What follows belongs to an exercise in optimizing a design on an open flow for small area; a production flow would make more cautious choices.
The RTL of this run was laid out without a check of its function.
No activity file was given, so power comes from the tool's default toggle rates.

==> flow/design.v <==
 module rst_synch(clk, RST_n, rst_n);
 input   clk, RST_n;   
 output  rst_n;
 reg  q1, q2;
 always @(negedge clk or negedge RST_n)
   if(!RST_n) begin
      q1 <= 1'b0;
      q2 <= 1'b0;
    end
    else begin
      q1 <= 1'b1;
      q2 <= q1;
    end
 assign rst_n = q2;
 endmodule
module  pwm_gen(clk, rst_n, duty, PWM_sig);
input clk, rst_n;
input [9:0] duty;        
output reg PWM_sig; 
wire cnt_all_ones, pwm_next;
wire pwmset, pwmreset;        
reg [9:0] count;		          
assign cnt_all_ones = &count;
assign pwmset   = cnt_all_ones;
assign pwmreset = (count == duty);
assign pwm_next =  (pwmset)   ? 1'b1 : 
                   (pwmreset) ? 1'b0 :
                    PWM_sig;
always @(posedge clk or negedge rst_n)
  if(!rst_n)
    PWM_sig <= 1'b1;    
  else
    PWM_sig <= pwm_next;
always @(posedge clk or negedge rst_n)
  if(!rst_n)
    count  <=  10'b0;
  else
    count  <=  count + 10'b1;
endmodule
module  pwm_gen_8bit(clk, duty, rst_n, pwm_sig);
input	clk, rst_n;
input	[7:0] duty;
output	reg pwm_sig;
reg	[7:0] count;		 
reg 	set, reset;
wire	din;
always@(posedge(clk) or negedge(rst_n))
begin
	if (!rst_n)
		count <= 0;
	else
		count <= count + 1;
end
always_comb
begin
	set = 0;
	reset = 0;
	if (count == 8'b11111111)
		set = 1;
	else if (duty == count)
		reset = 1;
end
assign din = set ? 1:
	     reset ? 0:
		pwm_sig;
always@(posedge(clk) or negedge(rst_n))
begin
	if (!rst_n)
		pwm_sig <= 1;
	else
		pwm_sig <= din;
end
endmodule
module  alu( Accum, Pcomp, Pterm, Fwd, A2D_res, Error, Intgrl, Icomp, Iterm, dst, src1sel, src0sel, multiply, sub, mult2, mult4, saturate);
input [15:0]  Accum, Pcomp;                   
input [13:0]  Pterm;                          
input [11:0]  Fwd, A2D_res;                   
input [11:0]  Error, Intgrl, Icomp, Iterm;    
output [15:0] dst;
input multiply, sub, mult2, mult4, saturate;
input [2:0] src1sel, src0sel;
localparam AccumIn1 = 3'h0;
localparam ItermIn1 = 3'h1;
localparam ErrorIn1 = 3'h2;
localparam ErrorScaleIn1 = 3'h3;
localparam FwdIn1   = 3'h4;
localparam A2DresIn0 = 3'h0;
localparam IntgrlIn0 = 3'h1;
localparam IcompIn0  = 3'h2;
localparam PcompIn0  = 3'h3;
localparam PTermIn0  = 3'h4;
wire [15:0] src1, pre_src0, scaled_src0, src0;
wire signed [14:0] mult_src0, mult_src1;
wire signed [29:0] raw_mult;    
wire [15:0] raw_sum;
wire [15:0] sat_mult, sat_sum, final_sum;
assign  src1   =   (src1sel == AccumIn1)  ?  Accum                     :
                   (src1sel == ItermIn1)  ?  {4'b0000, Iterm}          :
                   (src1sel == ErrorIn1)  ?  {{4{Error[11]}}, Error}   :
                   (src1sel == ErrorScaleIn1) ? {{8{Error[11]}}, Error[11:4]} :
                   (src1sel == FwdIn1)    ?  {4'b0000, Fwd}            :
                    16'h0000;
assign  pre_src0 = (src0sel == A2DresIn0) ?  {4'b0000, A2D_res}        :
                   (src0sel == IntgrlIn0) ?  {{4{Intgrl[11]}}, Intgrl} :
                   (src0sel == IcompIn0)  ?  {{4{Icomp[11]}}, Icomp}   :
                   (src0sel == PcompIn0)  ?  Pcomp                     :
                   (src0sel == PTermIn0)  ?  {2'b00, Pterm}            :
                   16'h0000;
assign  scaled_src0 =  mult4  ?  {pre_src0[13:0], 2'b00}  :
                       mult2  ?  {pre_src0[14:0], 1'b0}   :
                       pre_src0;
assign  src0 =  sub  ?  ~scaled_src0 : scaled_src0;
assign raw_sum = src0 + src1 + sub;    
assign sat_sum =  raw_sum[15]  ?  ( (&raw_sum[14:11]) ? raw_sum[15:0] : 16'hf800 ) 
                               :  (~(|raw_sum[14:11]) ? raw_sum[15:0] : 16'h07ff );
assign  mult_src0 = scaled_src0[14:0];
assign  mult_src1 = src1[14:0];
assign raw_mult =  mult_src0 * mult_src1;
assign sat_mult =  raw_mult[29] ?  ( (&raw_mult[28:26]) ?  {raw_mult[27:12]} : 16'hC000 )
                                :  (~(|raw_mult[28:26]) ?  {raw_mult[27:12]} : 16'h3fff );
assign final_sum =  saturate ? sat_sum  : raw_sum;
assign dst       =  multiply ? sat_mult : final_sum;
endmodule
module motion (clk, rst_n, A2D_res, cnv_cmplt, go, chnnl, strt_cnv, 
                IR_in_en, IR_mid_en, IR_out_en, lft_reg, rht_reg );
 input clk, rst_n;
 input [11:0] A2D_res;		 
 input cnv_cmplt;			     
 input go;                 
 output logic [2:0] chnnl;         
 output logic strt_cnv;					      	 
 output logic IR_in_en,IR_mid_en,IR_out_en; 	 
 output reg [11:0] lft_reg,rht_reg;	    
 parameter PTERM_CONST = 14'h37e0;
 parameter ITERM_CONST = 12'h380;
 parameter IR_PWM_DUTY = 8'h8c;
 logic [11:0] ir_timer;
 logic [2:0]  channel_cnt;     
 logic [1:0]  intgdec;         
 logic  mult_cnt;              
 logic reset_timer, en_timer, timer_4095, timer_32;
 logic inc_intgdec, inc_channel_cnt, reset_channel_cnt, reset_mult_cnt, inc_mult_cnt;
 logic pwm_sig;
 logic [7:0] IR_pwm_duty;
 logic [15:0]  Accum, Pcomp;            
 logic [13:0]  Pterm;                   
 logic [11:0]  Fwd;                     
 logic [11:0]  Error, Intgrl, Icomp, Iterm;    
 logic [15:0]  dst;                     
 typedef enum reg [2:0] {A2DRESIN0 = 3'b000, INTGRLIN0, ICOMPIN0, PCOMPIN0, PTERMIN0}  src0select_t;
 typedef enum reg [2:0] {ACCUMIN1 = 3'b000, ITERMIN1, ERRORIN1, ERRORSCALEIN1, FWDIN1} src1select_t;
 logic multiply, sub, mult2, mult4, saturate;
 src0select_t src0sel;
 src1select_t src1sel;
 logic rstaccum, dst2accum, dst2error, dst2intgrl, dst2icomp, dst2pcomp;
 logic dst2lft, dst2rht;
 alu iALU( .Accum(Accum), .Pcomp(Pcomp), .Pterm(Pterm), 
           .Fwd(Fwd), .A2D_res(A2D_res), .Error(Error),
           .Intgrl(Intgrl), .Icomp(Icomp), .Iterm(Iterm), .dst(dst),
           .multiply(multiply), .sub(sub), .mult2(mult2), .mult4(mult4),
           .saturate(saturate), .src1sel(src1sel), .src0sel(src0sel) );
 assign Pterm = PTERM_CONST;
 assign Iterm = ITERM_CONST;
 assign IR_pwm_duty = IR_PWM_DUTY;
 always_ff @(posedge clk or negedge rst_n)
  if(!rst_n)
    Accum  <=  16'h0000;
  else if(rstaccum)
    Accum  <=  16'h0000;
  else if(dst2accum)
    Accum  <=  dst;    
 always_ff @(posedge clk )
  if(dst2error)
    Error  <=  dst[11:0];
 always_ff @(posedge clk or negedge rst_n)
  if (!rst_n)
    Intgrl <= 0;
 else  if(dst2intgrl)
    Intgrl <=  dst[11:0]; 
 always_ff @(posedge clk )
  if(dst2icomp)
    Icomp  <=  dst[11:0]; 
 always_ff @(posedge clk )
  if(dst2pcomp)
    Pcomp  <=  dst;   
 always_ff @(posedge clk or negedge rst_n)
  if (!rst_n)
    Fwd <= 12'h000;
  else if (!go)              
    Fwd <= 12'b000;          
  else if (dst2intgrl & ~&Fwd[10:8])  
    Fwd <= Fwd + 12'h040;    
 always_ff @(posedge clk or negedge rst_n)
  if (!rst_n)
    rht_reg <= 12'h000;
  else if (!go)
    rht_reg <= 12'h000;
  else if (dst2rht)
    rht_reg <= dst[11:0];
 always_ff @(posedge clk or negedge rst_n)
  if (!rst_n)
    lft_reg <= 12'h000;
  else if (!go)
    lft_reg <= 12'h000;
  else if (dst2lft)
    lft_reg <= dst[11:0];
  always_comb
  begin
    case(channel_cnt[2:1])
	  00: {IR_out_en, IR_mid_en, IR_in_en} = {1'b0, 1'b0, pwm_sig};
	  01: {IR_out_en, IR_mid_en, IR_in_en} = {1'b0, pwm_sig, 1'b0};
	  default: {IR_out_en, IR_mid_en, IR_in_en} = {pwm_sig, 1'b0, 1'b0};
	endcase
  end
  pwm_gen_8bit ipwm_gen_8bit(.clk(clk), .duty(IR_pwm_duty), .rst_n(rst_n), .pwm_sig(pwm_sig));
 always_ff @(posedge clk)
  if(reset_timer)
    ir_timer  <=  12'h000;
  else if(en_timer)
    ir_timer  <=  ir_timer + 1;
 assign timer_32   = (ir_timer == 12'd32)  ? 1'b1 : 1'b0;
 assign timer_4095 = (ir_timer == 12'hfff) ? 1'b1 : 1'b0;
 always_ff @(posedge clk or negedge rst_n)
  if(!rst_n)
    channel_cnt  <=  3'b000;
  else if(reset_channel_cnt)
    channel_cnt  <=  3'b000;
  else if(inc_channel_cnt)
    channel_cnt  <=  channel_cnt + 1;
 always_comb begin
  case(channel_cnt)
    3'b000: chnnl = 3'b001;     
    3'b001: chnnl = 3'b000;     
    3'b010: chnnl = 3'b100;     
    3'b011: chnnl = 3'b010;     
    3'b100: chnnl = 3'b011;     
    3'b101: chnnl = 3'b111;     
    default:
            chnnl = 3'bxxx;
  endcase
 end
 always_ff @(posedge clk or negedge rst_n)
   if(!rst_n)
    intgdec  <=  2'b11;
   else if(inc_intgdec)
    intgdec  <=  intgdec + 1;
 always_ff @(posedge clk or negedge rst_n)
   if(!rst_n)
     mult_cnt <= 0;
   else if(reset_mult_cnt)
     mult_cnt <= 0;
   else if(inc_mult_cnt)
     mult_cnt <= ~mult_cnt;    
typedef enum reg [4:0] {IDLE = 5'b00000, WAIT_4095, 
                  A2D_RIGHT, IN_RIGHT, MID_RIGHT, OUT_RIGHT,
                  WAIT_32, 
                  A2D_LEFT, IN_LEFT, MID_LEFT, OUT_LEFT,
                  INTGL, ICOMP, PCOMP,
                  ACCUM_RIGHT, RIGHT_REG,
                  ACCUM_LEFT, LEFT_REG,
                  UPDATE_IR_ALL} state_t;
state_t state, nxt_state;
always_ff @(posedge clk or negedge rst_n) begin
if (!rst_n)
  state <= IDLE;
else
  state <= nxt_state;
end
always_comb 
begin
reset_channel_cnt = 0;
inc_channel_cnt = 0;
reset_mult_cnt = 0;
inc_mult_cnt = 0;
reset_timer = 0;
en_timer = 0;
inc_intgdec = 0;
src0sel = A2DRESIN0;
src1sel = ACCUMIN1;
multiply = 0; 
sub = 0; 
mult2 = 0; 
mult4 = 0; 
saturate = 0;
rstaccum = 0; 
dst2accum = 0; dst2error = 0; dst2intgrl= 0; dst2icomp = 0; dst2pcomp = 0;
dst2lft = 0; dst2rht = 0;
strt_cnv = 0;
nxt_state = IDLE;
  case (state)
    IDLE:  
          if (go) begin
            reset_timer = 1;
            rstaccum = 1;
            nxt_state = WAIT_4095;
            end
    WAIT_4095: 
          if (timer_4095) begin
          strt_cnv = 1;
          nxt_state = A2D_RIGHT;
        end
        else begin
          en_timer = 1;
          nxt_state = WAIT_4095;
        end
    A2D_RIGHT:  
          if (cnv_cmplt) begin
            case(channel_cnt[2:1])
              2'b00: nxt_state = IN_RIGHT;
              2'b01: nxt_state = MID_RIGHT;
              2'b10: nxt_state = OUT_RIGHT;
            endcase
            reset_timer = 1;
          end
          else begin
            nxt_state = A2D_RIGHT;
          end
     IN_RIGHT:  
         begin
          dst2accum = 1;
          inc_channel_cnt = 1;
          nxt_state = WAIT_32;
         end
      MID_RIGHT:  
         begin
          mult2 = 1;
          dst2accum = 1;
          inc_channel_cnt = 1;
          nxt_state = WAIT_32;
         end
      OUT_RIGHT:  
         begin
          mult4 = 1;
          dst2accum = 1;
          inc_channel_cnt = 1;
          nxt_state = WAIT_32;
         end
      WAIT_32:  
          if (timer_32) begin
            strt_cnv = 1;
            nxt_state = A2D_LEFT;
          end
          else begin
            en_timer = 1;
            nxt_state = WAIT_32;
          end
      A2D_LEFT:  
          if (cnv_cmplt) begin
            case(channel_cnt[2:1])
              2'b00: nxt_state = IN_LEFT;
              2'b01: nxt_state = MID_LEFT;
              2'b10: nxt_state = OUT_LEFT;
            endcase
          end
          else begin
            nxt_state = A2D_LEFT;
          end
      IN_LEFT:  
         begin
          sub = 1; 
          dst2accum = 1;
          inc_channel_cnt = 1;
          nxt_state = UPDATE_IR_ALL;
         end
      MID_LEFT:  
         begin
          sub = 1; 
          mult2 = 1;
          dst2accum = 1;
          inc_channel_cnt = 1;
          nxt_state = UPDATE_IR_ALL;
         end
      UPDATE_IR_ALL:
         begin
          reset_timer = 1;
          nxt_state = WAIT_4095;
         end
      OUT_LEFT:  
         begin
          sub = 1; 
          mult4 = 1;
          saturate = 1;
          dst2error = 1;
          inc_intgdec = 1;
		  reset_channel_cnt = 1;  
          nxt_state = INTGL;
         end
      INTGL:  
         begin
          src0sel = INTGRLIN0;
          src1sel = ERRORSCALEIN1;
          dst2intgrl = &intgdec[1:0];  
          saturate = 1;
          reset_mult_cnt = 1;
          nxt_state = ICOMP;
         end
      ICOMP:  
         begin
          src0sel = INTGRLIN0;
          src1sel = ITERMIN1;
          multiply = 1;
          if(mult_cnt == 1'b1) begin    
            dst2icomp = 1;
            nxt_state = PCOMP;
            reset_mult_cnt = 1;        
          end
          else begin
            nxt_state = ICOMP;
            inc_mult_cnt = 1;            
          end  
         end
      PCOMP:  
         begin
          src0sel = PTERMIN0;
          src1sel = ERRORIN1;
          multiply = 1;
          if(mult_cnt == 1'b1) begin    
            dst2pcomp = 1;
            nxt_state = ACCUM_RIGHT;
          end
          else begin
            nxt_state = PCOMP;
            inc_mult_cnt = 1;
          end
         end
      ACCUM_RIGHT:  
         begin
          src0sel = PCOMPIN0;
          src1sel = FWDIN1;
          sub = 1;
          dst2accum = 1;
          nxt_state = RIGHT_REG;
         end
      RIGHT_REG:  
         begin
          src0sel = ICOMPIN0;
          src1sel = ACCUMIN1;
          sub = 1;
          saturate = 1;
          dst2rht = 1;
          nxt_state = ACCUM_LEFT;
         end
      ACCUM_LEFT:  
         begin
          src0sel = PCOMPIN0;
          src1sel = FWDIN1;
          dst2accum = 1;
          nxt_state = LEFT_REG;
         end
      LEFT_REG:  
         begin
          src0sel = ICOMPIN0;
          src1sel = ACCUMIN1;
          saturate = 1;
          dst2lft = 1;
          nxt_state = IDLE;
         end
      default:  
          nxt_state = IDLE;
  endcase   
end  
endmodule
module Cmdcntrl(clk, rst_n, cmd_rdy, cmd, clr_cmd_rdy, ID_vld, clr_ID_vld, ID, in_transit);
input clk, rst_n;
input cmd_rdy, ID_vld;
input[7:0] cmd;
input[7:0] ID;
output reg in_transit;
output reg clr_cmd_rdy;
output reg clr_ID_vld;
typedef enum reg[2:0] {IDLE, CMD_CHK1, MOVING, CMD_CHK2, ID_CHK} state_t;	 
state_t state, next_state;
logic set_in_transit, clr_in_transit;
logic cmd_go, cmd_stop;
logic save_dest_id;
reg[5:0] dst_ID;
assign cmd_go = (cmd[7:6] == 2'b01) ? 1'b1 : 1'b0;
assign cmd_stop = (cmd[7:6] == 2'b00) ? 1'b1 : 1'b0;
always @(posedge clk, negedge rst_n) begin
    if(!rst_n) begin
        state <= IDLE;
    end else
        state <= next_state;
end
always @(posedge clk, negedge rst_n) begin
    if(!rst_n)
        in_transit <= 1'b0;
		else if(set_in_transit)
        in_transit <= 1'b1; 
    else if(clr_in_transit)
        in_transit <= 1'b0;
end
always @(posedge clk, negedge rst_n) begin
	if(!rst_n)
		dst_ID  <=  6'h00;
	else if(save_dest_id)
		dst_ID  <=  cmd[5:0];
end
always_comb begin
    clr_in_transit = 1'b0;
	set_in_transit = 1'b1;
	clr_cmd_rdy = 1'b0;
	clr_ID_vld = 1'b0;
	next_state = IDLE;
	save_dest_id = 0;
	case(state)
		IDLE: begin
			clr_in_transit = 1'b1;
			set_in_transit = 1'b0;
			if(cmd_rdy)
				next_state = CMD_CHK1;
		end
		CMD_CHK1:
			if(cmd_go) begin
				save_dest_id = 1;
				clr_cmd_rdy = 1'b1;
				next_state = MOVING;
			end
			else begin
				clr_cmd_rdy = 1'b1;
				clr_in_transit = 1'b1;
				set_in_transit = 1'b0;
				next_state = IDLE;
			end
		MOVING:
			if(ID_vld) begin
				next_state = ID_CHK;
			end
			else if(cmd_rdy) begin
				next_state = CMD_CHK2;
			end
			else begin
				next_state = MOVING;
			end
		CMD_CHK2:
			if(cmd_go) begin
				next_state = CMD_CHK1;
			end
			else if(cmd_stop) begin
				clr_cmd_rdy = 1'b1;
				clr_in_transit = 1'b1;
				set_in_transit = 1'b0;
				next_state = IDLE;
			end
			else begin
				clr_cmd_rdy = 1'b1;
				next_state = MOVING;
			end
		ID_CHK: begin
			clr_ID_vld = 1'b1;
			if(ID[5:0] == dst_ID[5:0]) begin
				clr_in_transit = 1'b1;
				set_in_transit = 1'b0;				
				next_state = IDLE;
			end
			else begin
				next_state = MOVING;
			end
		end
	endcase
end
endmodule
module dig_core(clk,rst_n,cmd_rdy,cmd,clr_cmd_rdy,lft,rht,buzz,buzz_n,
                in_transit,OK2Move,ID,clr_ID_vld,ID_vld,cnv_cmplt,strt_cnv,
				chnnl,A2D_res,IR_in_en, IR_mid_en, go,IR_out_en,led);
  input clk,rst_n;			 
  input cmd_rdy;			 
  input [7:0] cmd;			 
  input OK2Move;			 
  input [7:0] ID;			 
  input ID_vld;				 
  input cnv_cmplt;			 
  input [11:0] A2D_res;		 
  output clr_cmd_rdy;					 
  output [10:0] lft,rht;				 
  output buzz,buzz_n;					 
  output in_transit;					 
  output clr_ID_vld;					 
  output strt_cnv;						 
  output [2:0] chnnl;					 
  output IR_in_en,IR_mid_en,IR_out_en;	 
  output [7:0] led;						 
  output go;							 
  logic [11:0] lft_reg,rht_reg;	       
  logic piezo_en, pz_equals_4khz;      
  logic [12:0] pz_cnt;                 
  reg buzz ;           
 Cmdcntrl iCmdctrl(
   .clk(clk),
   .rst_n(rst_n),
   .cmd_rdy(cmd_rdy),            
   .cmd(cmd),
   .clr_cmd_rdy(clr_cmd_rdy),
   .ID_vld(ID_vld),              
   .clr_ID_vld(clr_ID_vld),
   .ID(ID),
   .in_transit(in_transit)
 );
 motion iMotion(
   .clk(clk), 
   .rst_n(rst_n), 
   .A2D_res(A2D_res), 
   .go(go), 
   .chnnl(chnnl), 
   .strt_cnv(strt_cnv),        
   .cnv_cmplt(cnv_cmplt), 
   .IR_in_en(IR_in_en), 
   .IR_mid_en(IR_mid_en), 
   .IR_out_en(IR_out_en), 
   .lft_reg(lft_reg), 
   .rht_reg (rht_reg)
 );
 assign  lft = lft_reg[11:1];      
 assign  rht = rht_reg[11:1];      
 assign  go = in_transit & OK2Move;
 assign piezo_en =  in_transit & ~OK2Move;
 assign pz_equals_4khz = (pz_cnt == 13'd6250);
 always_ff @(posedge clk or negedge rst_n) 
  if(!rst_n)
    pz_cnt  <=  13'h0000;
  else if(pz_equals_4khz)
    pz_cnt  <=  13'h0000;
  else if(piezo_en)
    pz_cnt  <=  pz_cnt + 1;
 always_ff @(posedge clk or negedge rst_n) 
  if(!rst_n)
    buzz  <= 1'b0;
  else if(pz_equals_4khz)
    buzz  <= ~buzz;
 assign buzz_n = ~buzz;
 assign led [7:0] = 8'h00;
endmodule
module UART_rx(clk, rst_n, clr_rdy, RX, rdy, cmd);
	input clk, rst_n, clr_rdy;								 
    input RX;												 
    output reg rdy;											 
    output reg [7:0] cmd;									 
    logic sm_clr_rdy;
    typedef enum reg[1:0] {IDLE, START, SHIFT} state_t;		 
    state_t state, next_state;
	logic load, receiving, shift, load_baud, set_rdy;		 
    logic [1:0] baud_sel, bit_sel, shift_sel;				 
    logic [11:0] baud_cnt;
	logic [3:0] bit_cnt;
	logic [9:0] rx_shift_reg, temp;
    logic RXFF1, RXFF2;										 
	assign baud_sel = {load_baud,receiving};
	assign bit_sel = {load, shift};
	assign shift_sel = {load, shift};  
    assign cmd = rx_shift_reg[8:1];
	always @(posedge clk) begin
	    case(baud_sel)
	      2'b00: baud_cnt <= baud_cnt;
	      2'b01: baud_cnt <= baud_cnt + 1;
	      default: baud_cnt <= 12'h000;
	    endcase
	end
	always @(posedge clk) begin
	    case(bit_sel)
	      2'b00: bit_cnt <= bit_cnt;
	      2'b01: bit_cnt <= bit_cnt + 1;
	      default: bit_cnt <= 4'h0;
	    endcase
	end
	always @(posedge clk, negedge rst_n) begin
	    if(!rst_n)
	      rx_shift_reg <= 10'h000;
	    else begin
	    case(shift_sel)
	      2'b00: rx_shift_reg <= rx_shift_reg;
	      2'b01: rx_shift_reg <= {RXFF2,rx_shift_reg[9:1]};
	      default: rx_shift_reg <= rx_shift_reg;  
	    endcase
	    end
	end
	always @(posedge clk, negedge rst_n) begin
		if(!rst_n)
			state <= IDLE;
		else
			state <= next_state;
	end
    always @(posedge clk, negedge rst_n) begin
		if(!rst_n) begin
			RXFF1 <= 1'b1;
			RXFF2 <= 1'b1;
		end else begin
			RXFF1 <= RX;
			RXFF2 <= RXFF1;
		end	
    end
    always @(posedge clk or negedge rst_n) begin
    if(!rst_n)
      rdy <= 1'b0;
		else if(clr_rdy | sm_clr_rdy)
			rdy <= 1'b0;
		else if(set_rdy)
			rdy <= 1'b1;
	end
	always_comb begin
		next_state = IDLE;
		load = 1'b1;
		receiving = 1'b0;
		load_baud = 1'b1;
		shift = 1'b0;
		set_rdy = 1'b0;
		sm_clr_rdy = 1'b0;
		case(state)
		IDLE: if(RXFF2)
				next_state = IDLE;
			else begin
				load = 1'b0;
				load_baud = 1'b0;
				receiving = 1'b1;
				sm_clr_rdy = 1'b1;
				next_state = START;
			end
		START: begin load = 1'b0;
				load_baud = 1'b0;
				if(baud_cnt < 1303) begin
					receiving = 1'b1;
					next_state = START;
				end else begin 	
					receiving = 1'b0;
					load_baud = 1'b1;
					shift = 1'b1;
					next_state = SHIFT;
				end  
				end  
		SHIFT: begin load = 1'b0;
				load_baud = 1'b0;
				if(bit_cnt < 10) begin
					if(baud_cnt < 2604) begin
						receiving = 1'b1;
						shift = 1'b0;
						next_state = SHIFT;
					end else begin
						receiving = 1'b0;
						load_baud = 1'b1;
						shift = 1'b1;
						next_state = SHIFT;
					end
				end else begin
					set_rdy = 1'b1;
					next_state = IDLE;
				end  
				end  
		endcase
	end
endmodule
module barcode(BC, ID_vld, ID, clr_ID_vld, clk, rst_n);
input clk, rst_n;
input BC;
input clr_ID_vld;
output reg ID_vld;
output reg [7:0] ID;
reg set_ID_vld;   
reg BC_flop;   
reg start_cnt_low, latch_cnt_low, shift;   
reg [21:0] counter;   
reg [3:0]  bit_counter;  
reg recving, cnting_low, waiting_bc_negedge, done_waiting_bc_negedge;   
reg [21:0] low_count_reg;  
reg BC0, BC1, BC2, BC3; 
always@(posedge(clk) or negedge(rst_n))
if (!rst_n)
	begin
	BC0 <= 1;
	BC1 <= 1;
	BC2 <= 1;
	BC3 <= 1;
	end
else
	begin
	BC0 <= BC;
	BC1 <= BC0;
	BC2 <= BC1;
	BC3 <= BC2;
	end
wire BC_flop_in;
always@(posedge(clk) or negedge(rst_n))
if (!rst_n)
	begin
	BC_flop <= 1;
	end
else
	begin
	BC_flop <= BC_flop_in;
	end
wire set_BC, clr_BC;
assign set_BC = BC1 & BC2 & BC3;
assign clr_BC = ~(BC1 | BC2 | BC3);
assign BC_flop_in = set_BC ? 1'b1:
					clr_BC ? 1'b0:
					BC_flop;
always@(posedge(clk))
begin
	if (start_cnt_low || latch_cnt_low || shift || done_waiting_bc_negedge)  
		counter <= 22'h000000;
	else if(recving || cnting_low || waiting_bc_negedge)  
		counter <= counter + 1;
end 
always@(posedge(clk) or negedge(rst_n))
	if (!rst_n)
		low_count_reg <= 22'h000000;
	else
		if (latch_cnt_low)
			low_count_reg <= counter;
always@(posedge(clk))
begin
	if(start_cnt_low)
		bit_counter <= 4'b000;
	else if (shift)
		bit_counter <= bit_counter + 1;
end
always@(posedge(clk) or negedge(rst_n))
begin
	if (!rst_n)
		ID <= 0;
	else if (shift)
		ID <= {ID[6:0],BC_flop};
end
typedef enum reg [2:0] {IDLE, CNT_LOW, WAIT_BC_NEGEDGE, WAIT_BC_POSEDGE, RECVING} state_t;
 state_t state, nxt_state;
always@(posedge(clk) or negedge(rst_n))
begin
	if (!rst_n)
		state <= IDLE;
	else
		state <= nxt_state;
end
always@(*)
begin
	start_cnt_low = 0;
	latch_cnt_low = 0;
	shift = 0;
	recving = 0;
	cnting_low = 0;
	nxt_state = IDLE;
	set_ID_vld = 0;
	waiting_bc_negedge = 0;
	done_waiting_bc_negedge = 0;
		case(state)
		IDLE:  
			if (!BC_flop)
			begin
				start_cnt_low = 1;
				nxt_state = CNT_LOW;
			end
		CNT_LOW:  
			begin
				cnting_low = 1;
				if (BC_flop)
				begin
					latch_cnt_low = 1;
					nxt_state = WAIT_BC_NEGEDGE;
				end
				else
				begin
					nxt_state = CNT_LOW;
				end
			end
		WAIT_BC_NEGEDGE:  
			begin
			waiting_bc_negedge = 1'b1;
			if (!BC_flop)
			begin
				nxt_state = RECVING;
				done_waiting_bc_negedge = 1'b1 ;
			end
			else if (counter == 22'h3fffff) 
				begin
					nxt_state = IDLE;
					done_waiting_bc_negedge = 1'b1;
				end
				else
				begin
					nxt_state = WAIT_BC_NEGEDGE;
				end
			end
		WAIT_BC_POSEDGE:  
			if (BC_flop)
			begin
				if (bit_counter == 8)  
				begin
						if (ID[7:6] == 2'b00)
						begin
							set_ID_vld = 1;
						end
						nxt_state = IDLE;
				end
				else
				begin
					nxt_state = WAIT_BC_NEGEDGE;
				end
			end
			else
			begin
				nxt_state = WAIT_BC_POSEDGE;
			end
		RECVING:  
			begin
				recving = 1;
				if (counter == low_count_reg)
				begin
					shift = 1;
					begin
						nxt_state = WAIT_BC_POSEDGE;
					end
				end
				else
				begin
					nxt_state = RECVING;
				end
			end
		endcase
end
always@(posedge(clk) or negedge(rst_n))
begin
	if (!rst_n)
		ID_vld <= 0;
	else if(set_ID_vld)
		ID_vld <= 1;
	else if(clr_ID_vld)
		ID_vld <= 0;
	else if(start_cnt_low)
		ID_vld <= 0;
end
endmodule
module A2D_intf (clk, rst_n, strt_cnv, cnv_cmplt, chnnl, res, a2d_SS_n, SCLK, MOSI, MISO);
input clk, rst_n;
input strt_cnv;
input [2:0] chnnl; 
output [11:0] res;  
output SCLK;
input MISO;
output logic MOSI;
output reg a2d_SS_n;
output reg cnv_cmplt;
reg [4:0] sclk_counter;                    
logic load, en_sclk_cnt, shift;            
logic set_cnv_cmplt;
logic [5:0] bit_counter;
logic [15:0] shift_reg;
logic bit_cnt_32;
always_ff @(posedge(clk) or negedge(rst_n))
if (!rst_n)
  sclk_counter <= 5'b11111; 
else if (load)
  sclk_counter <= 5'b11111; 
else if (en_sclk_cnt)
  sclk_counter <= sclk_counter + 1;
assign SCLK =  sclk_counter[4];
assign shift = (sclk_counter == 5'b11110) ? 1 : 0;
always_ff @(posedge(clk))
if (load)
  bit_counter <= 6'b000000;
else if (shift)
  bit_counter <= bit_counter + 1;
assign bit_cnt_32 = (bit_counter == 6'd32) ? 1 : 0;    
always_ff @(posedge(clk))
if (load)
  shift_reg <= {2'b00, chnnl[2:0], 11'h000};
else if (shift)
  shift_reg <= {shift_reg[14:0], MISO};
assign  res = ~shift_reg[11:0];
assign MOSI = shift_reg[15];
typedef enum reg {IDLE, SAMPLING} state_t;
state_t state, nxt_state;
always_comb 
begin
load = 1'b0;
en_sclk_cnt = 1'b0;
nxt_state = IDLE;
a2d_SS_n = 1;
set_cnv_cmplt = 0;
  case(state)
  IDLE:  
      if (strt_cnv) begin
        load = 1;
        a2d_SS_n = 0;
        nxt_state = SAMPLING;
      end
  SAMPLING: 
      if (bit_cnt_32) begin
        set_cnv_cmplt = 1;
        nxt_state = IDLE;
      end
      else begin
        a2d_SS_n = 0;
        en_sclk_cnt = 1;
        nxt_state = SAMPLING;
      end
  default:
      nxt_state = IDLE;      
  endcase
end
always_ff @(posedge(clk) or negedge(rst_n))
  if(!rst_n)
    state <= IDLE;
  else
    state <= nxt_state;
always_ff @(posedge(clk) or negedge(rst_n))
  if(!rst_n)
    cnv_cmplt <=  1'b0;
  else if(set_cnv_cmplt)
    cnv_cmplt <=  1'b1;
  else if(strt_cnv)
    cnv_cmplt <=  1'b0;
endmodule
module motor_cntrl(clk, rst_n, lft, rht, fwd_lft, rev_lft, fwd_rht, rev_rht);
input clk, rst_n;
input [10:0] lft, rht;
output fwd_lft, fwd_rht, rev_lft, rev_rht;
wire [9:0] mag_lft, mag_rht;    
wire  pwm_lft, pwm_rht, brake_lft, brake_rht;
assign  mag_lft = (lft[10]) ?   (|lft[9:0] ? (~lft[9:0] + 10'b1) : (10'b11_1111_1111))  :  
				lft[9:0];
assign  mag_rht = (rht[10]) ?   (|rht[9:0] ? (~rht[9:0] + 10'b1) : (10'b11_1111_1111)) 	:  
				rht[9:0];
pwm_gen iPwmlft(.clk(clk), .rst_n(rst_n), .duty(mag_lft), .PWM_sig(pwm_lft));
pwm_gen iPwmrht(.clk(clk), .rst_n(rst_n), .duty(mag_rht), .PWM_sig(pwm_rht));
assign brake_lft = ~( |lft[10:0]);     
assign brake_rht = ~( |rht[10:0]);     
assign  fwd_lft =  brake_lft  |  ((lft[10]) ? 1'b0    : pwm_lft);
assign  rev_lft =  brake_lft  |  ((lft[10]) ? pwm_lft : 1'b0   );
assign  fwd_rht =  brake_rht  |  ((rht[10]) ? 1'b0    : pwm_rht);
assign  rev_rht =  brake_rht  |  ((rht[10]) ? pwm_rht : 1'b0   );
endmodule
module Follower(clk,RST_n,led,a2d_SS_n,SCLK,MISO,MOSI,rev_rht,
                rev_lft,fwd_rht,fwd_lft,IR_in_en,IR_mid_en,IR_out_en,
				in_transit,OK2Move,buzz,buzz_n,BC,RX);
  input clk,RST_n;			 
  input MISO;				 
  input BC;					 
  input OK2Move;			 
  input RX;					 
  output [7:0] led;				 
  output a2d_SS_n,SCLK,MOSI;	 
  output rev_rht,fwd_rht;		 
  output rev_lft,fwd_lft;		 
  output IR_in_en,IR_mid_en,IR_out_en;	 
  output buzz,buzz_n;			 
  output in_transit;			 
  wire [10:0] lft, rht;			 
  wire [7:0] cmd;				 
  wire [7:0] ID;				 
  wire [7:0] dbg_data;			 
  wire [11:0] A2D_res;			 
  wire [2:0] chnnl;				 
  wire cmd_rdy, clr_cmd_rdy, clr_ID_vld, ID_vld;
  wire cnv_cmplt, strt_cnv, dbg_tx, dbg_done;
  reg rst_ff_n;
  wire rst_n;
  reg OK2Move_ff1,OK2Move_ff2;
  rst_synch iRST(.clk(clk), .RST_n(RST_n), .rst_n(rst_n));
  dig_core iCORE(.clk(clk),.rst_n(rst_n),.cmd_rdy(cmd_rdy),.cmd(cmd),.led(led),
			     .clr_cmd_rdy(clr_cmd_rdy),.lft(lft),.rht(rht),.buzz(buzz),
				 .buzz_n(buzz_n),.in_transit(in_transit),.OK2Move(OK2Move_ff2),.ID(ID),
				 .clr_ID_vld(clr_ID_vld),.ID_vld(ID_vld),.strt_cnv(strt_cnv),
				 .cnv_cmplt(cnv_cmplt),.chnnl(chnnl),.A2D_res(A2D_res),.go(go),
				 .IR_in_en(IR_in_en),.IR_mid_en(IR_mid_en),.IR_out_en(IR_out_en));
  UART_rx iCMD(.clk(clk),.rst_n(rst_n),.RX(RX),.rdy(cmd_rdy),.cmd(cmd),
             .clr_rdy(clr_cmd_rdy));
  motor_cntrl iMTR(.clk(clk), .rst_n(rst_n), .lft(lft), .rht(rht), .fwd_lft(fwd_lft),
                   .rev_lft(rev_lft), .fwd_rht(fwd_rht), .rev_rht(rev_rht));
  barcode iBC(.clk(clk),.rst_n(rst_n),.BC(BC),.ID_vld(ID_vld),.clr_ID_vld(clr_ID_vld),
              .ID(ID));
  A2D_intf iA2D(.clk(clk),.rst_n(rst_n),.strt_cnv(strt_cnv),.cnv_cmplt(cnv_cmplt),.chnnl(chnnl),
                .res(A2D_res),.a2d_SS_n(a2d_SS_n),.SCLK(SCLK),.MOSI(MOSI),.MISO(MISO));
  always @(posedge clk or negedge rst_n)
    if(!rst_n) begin
      OK2Move_ff1  <=  1'b1;
      OK2Move_ff2  <=  1'b1;
    end
    else begin
      OK2Move_ff1  <=  OK2Move;
      OK2Move_ff2  <=  OK2Move_ff1;
    end
endmodule
==> flow/run.sh <==
#!/bin/bash
# synth_recipe.tcl (not shown) runs the flow's synth.tcl, then flattens the netlist and writes it again
# the make line also repeats each setting of config.mk as NAME=value (left out here)
make -C /OpenROAD-flow-scripts/flow DESIGN_CONFIG=/design/flow/config.mk WORK_HOME=/design/flow/orfs CLKGATE_MAP_FILE= SYNTH_SCRIPT=/design/flow/synth_recipe.tcl finish
==> flow/config.mk <==
export PLATFORM = sky130hd
export DESIGN_NAME = Follower
export DESIGN_NICKNAME = Follower
export VERILOG_FILES = /design/flow/design.v
export SDC_FILE = /design/flow/constraint.sdc
export NUM_CORES = 4
export LEC_CHECK = 0
export CAP_MARGIN = 20
export CORE_MARGIN = 2
export CORE_UTILIZATION = 40
export SLEW_MARGIN = 20
==> flow/constraint.sdc <==
create_clock -name core_clock -period 12.0 [get_ports {clk}]
set_input_delay 2.4000 -clock core_clock [delete_from_list [all_inputs] [get_ports {clk}]]
set_output_delay 2.4000 -clock core_clock [all_outputs]
set_load 0.01 [all_outputs]
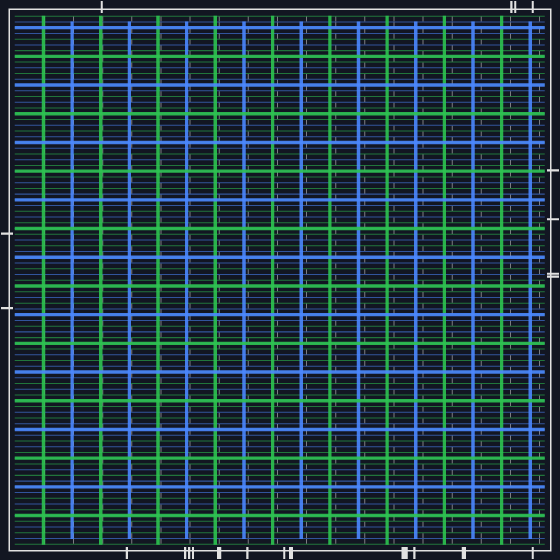
(PDN straps and rails)
Pins as bars on the die edge. Tap cells in gray.
color	net
blue	VDD
green	VSS
rows	92
tap cells	846
signal pins	27
met5 straps	18
met4 straps	18

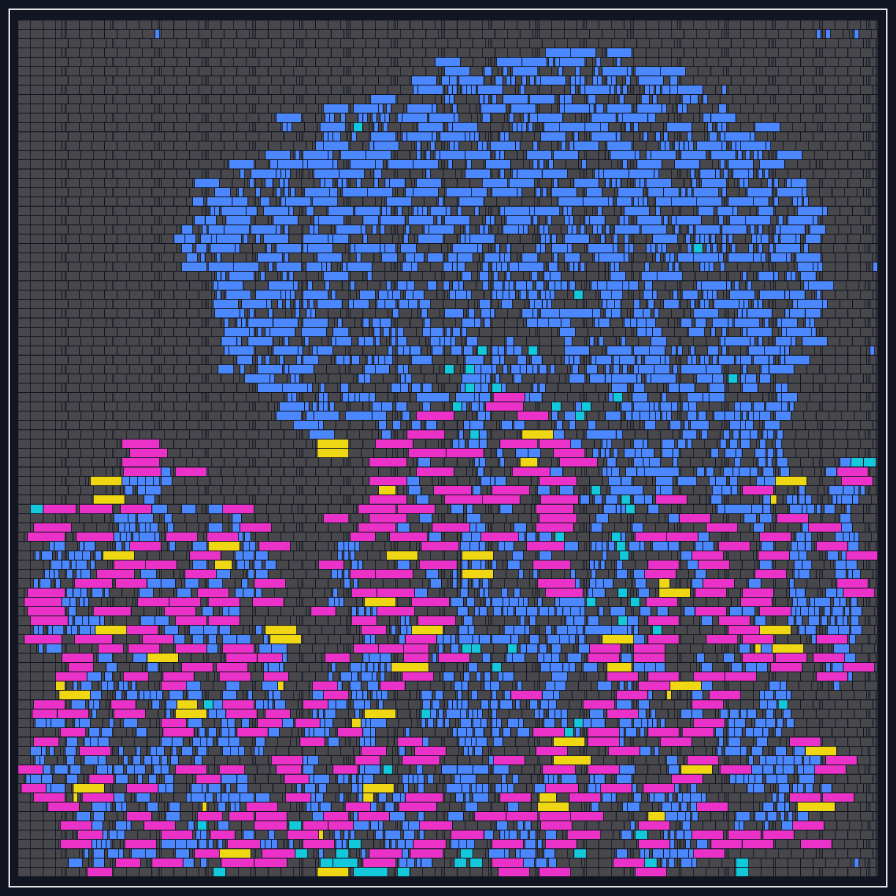
(placed cells, one color a class)
Fill, decap, tap and diode cells in gray.
color	class	cells	share of their area
blue	combinational and other logic	2308	65%
magenta	sequential cells	302	29%
yellow	clock drivers and dummy loads	54	4.1%
cyan	remaining buffers and delay cells	59	2.0%
post-route cell area: 27600 um^2
fin util: 44.0%

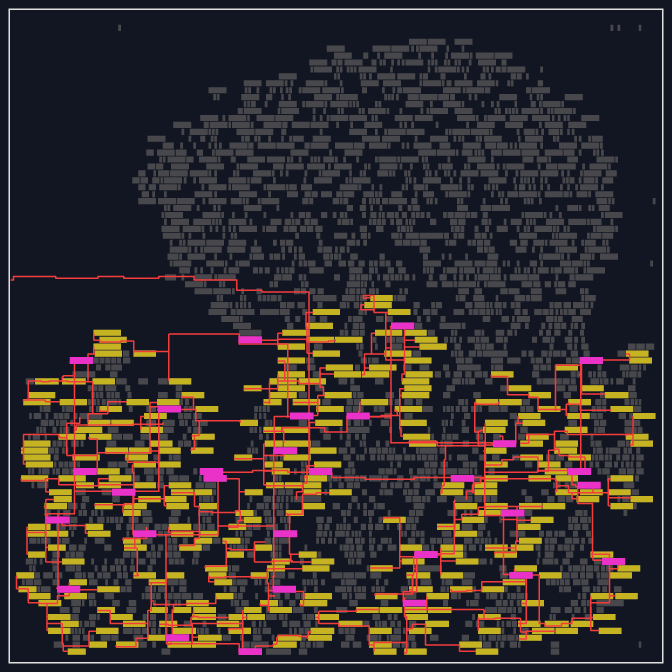
(routed clock nets over the placement)
[yellow] flip-flops | count: 302
[magenta] clock drivers | count: 29
[red] clock wires | length: 4100 um
routed clock nets	30

==> flow_summary.json <==
{
  "synth_cells": 2717,
  "synthXorXnorAreaFrac_pct": 6.61,
  "h-tree-depth": 1,
  "synth_compound_area_share_pct": 12.7,
  "drive_above_1_share_pct": 8.52,
  "crit_buf_inv": 4,
  "layout.comb_gates.multi_input": 1950,
  "cp_top_family": "adder cells",
  "initial_core_util_pct": 40.4,
  "numCtsBuffers": 29,
  "tritoncts": "yes",
  "diodes": 0,
  "cp_max_fo": 24,
  "rsz0062_at_grt": "no",
  "ys_ff_latch": 302,
  "clkLatencyLatePin_ns": 0.58,
  "cpMostUsedCell": "fa_1",
  "timing.max_slew.rel_slack_pct": 21.7,
  "stdcell_count": 3569,
  "async_flop_share_pct": 61.6,
  "antenna_found_initial": 0,
  "maxSlewViolCount": 0,
  "max_cap_violations": 0,
  "clkCellAreaFrac_pct": 3.92,
  "port_buffers": 18,
  "setup.worst_path.end_class": "flop",
  "dr.pass1.iters": 6,
  "grt_pass1_vias": 19598,
  "synth_cell_types": 105,
  "syn_area_per_cell_um2": 9.34,
  "multiInputGateArea_um2": 16000,
  "ys.warnings.count": 12,
  "n_all_inverters": 358,
  "hpwl_um": 51800,
  "final.period_utilization_pct": 83.1,
  "final_cell_mix": "355 x inv_1, 288 x nand2_1, 228 x nor2_1",
  "grt_max_degree": 185,
  "synth_edf_count": 59,
  "syn2layout_area_growth_pct": 8.88,
  "vias": 19304,
  "synth-simple-area-share_pct": 16.7,
  "nClkBuffers": 40,
  "start_kind": "flop",
  "buf_share_pct": 1.88,
  "outcome": "complete, no violations",
  "dominant_cells": "multi-input gates",
  "grtUsageMet1_pct": 27.7,
  "grt_pass1_wl_um": 108000,
  "vias_per_cell": 5.41,
  "sh_seq_area_pct": 27.5,
  "nWellTaps": 846,
  "crit_required_ns": 12.42,
  "drt_wl_total_um": 67400,
  "tightest_slew_ns": 1.17,
  "cts.sinks": 302,
  "netlist_area_um2": 25400,
  "synth.most_common_cell": "inv_1",
  "dr_wl_met2_um": 31600,
  "r2r_slack_ns": 2.02,
  "die_y_um": 256,
  "n_fill_cell": 6080,
  "worstHoldPathType": "flop to flop",
  "critPathKind": "flop to flop",
  "crit_slowest_cell": "a21oi_1",
  "muxShareOfSynthArea_pct": 3.08,
  "drt_iter0_drc": 1441,
  "skew_ns": 0.0182,
  "dr_wl_met3_um": 3850,
  "clk_pin_slew_ns": 0.07,
  "leakagePower_nw": 12.7,
  "highest_layer": "met4",
  "netlist_top_cells_area": "fa_1 18%, dfrtp_1 16%, edfxtp_1 7.0%, ha_1 6.2%, inv_1 5.3%",
  "postRouteAntennaNets": 0,
  "multi_input_area_share_pct": 58.0,
  "synthFlopType": "dfrtp_1",
  "yosysTopAreaCell": "fa_1",
  "core_um2": 62900,
  "yosysSeqAreaShare_pct": 29.9,
  "fmax_mhz": 100,
  "synth_top_family_by_area": "adder cells",
  "wl_per_cell_um": 18.9,
  "final_common_cell": "inv_1",
  "hold_viol_final": 0,
  "busiest_layer": "met2",
  "max-vdd-ir-drop_mv": 0.106,
  "finalSetupViolCount": 0,
  "cts_root_buf": "clkbuf_16",
  "powerDensity_nw_per_um2": 94.4,
  "fin_nets": 3053,
  "dp_cells": 3514,
  "fin_setup_tns_ns": 0,
  "drc": 0,
  "arrival_ns": 10.40,
  "die_area_um2": 65500,
  "cts_resized": 0,
  "grt_remaining_overflow": 0,
  "gp_congestion": 0.979,
  "met3_usage_pct": 2.98,
  "row_count": 92,
  "postCtsSetupRepairBufs": 0,
  "max_stage_delay_ns": 0.79,
  "gr-usage-met2_pct": 34.1,
  "buffers_excl_clock": 59,
  "synth_fa_ha_area_share_pct": 23.7,
  "ios": 27,
  "die_w_um": 256,
  "cts_buffer_depth": 3,
  "cts_hold_buffers": 0,
  "min_period_ns": 9.98,
  "drt-met1-wl_um": 29300,
  "gr-usage-all-layers_pct": 20.6,
  "regArea_um2": 7590,
  "synth_top_area_share_pct": 17.5,
  "seq_cells": 302,
  "synth_common_cells": "355 x inv_1, 288 x nand2_1, 229 x nor2_1, 222 x fa_1, 165 x dfrtp_1"
}
path summary, 6_finish.rpt:
check                                        from                endpoint  depth (start not counted)
setup / recovery           iCORE.iMotion.state[3]  iCORE.iMotion.Error[5]                         29
min in group asynchronous                 iRST.q2    iBC.low_count_reg[4]                          1
hold / removal                            iRST.q1                 iRST.q2                          0
setup reg to reg           iCORE.iMotion.state[3]  iCORE.iMotion.Error[5]                         29
hold reg to reg                           iRST.q1                 iRST.q2                          0
max in group asynchronous                   RST_n                 iRST.q2                          1
power by group:
group          internal (W)  total, W  switching [W]  leakage, nW
Sequential          0.00113   0.00121      0.0000839         3.38
Combinational      0.000155  0.000375       0.000221         8.84
Clock              0.000597   0.00102       0.000424        0.528
Total               0.00188   0.00261       0.000728         12.7
metrics by stage:
stage	worst slack [ns]	util [%]	power, W	instance area (um^2)	hold WS, ns
floorplan	0.388	-	0.00151	25400	0.292
global placement	1.95	42.2	0.00159	26500	0.297
detailed placement	2.11	42.2	0.00161	26500	0.301
CTS	2.08	43.9	0.00263	27600	0.301
global route	1.50	44.0	0.00274	27600	0.324
finish	2.02	44.0	0.00261	27600	0.302
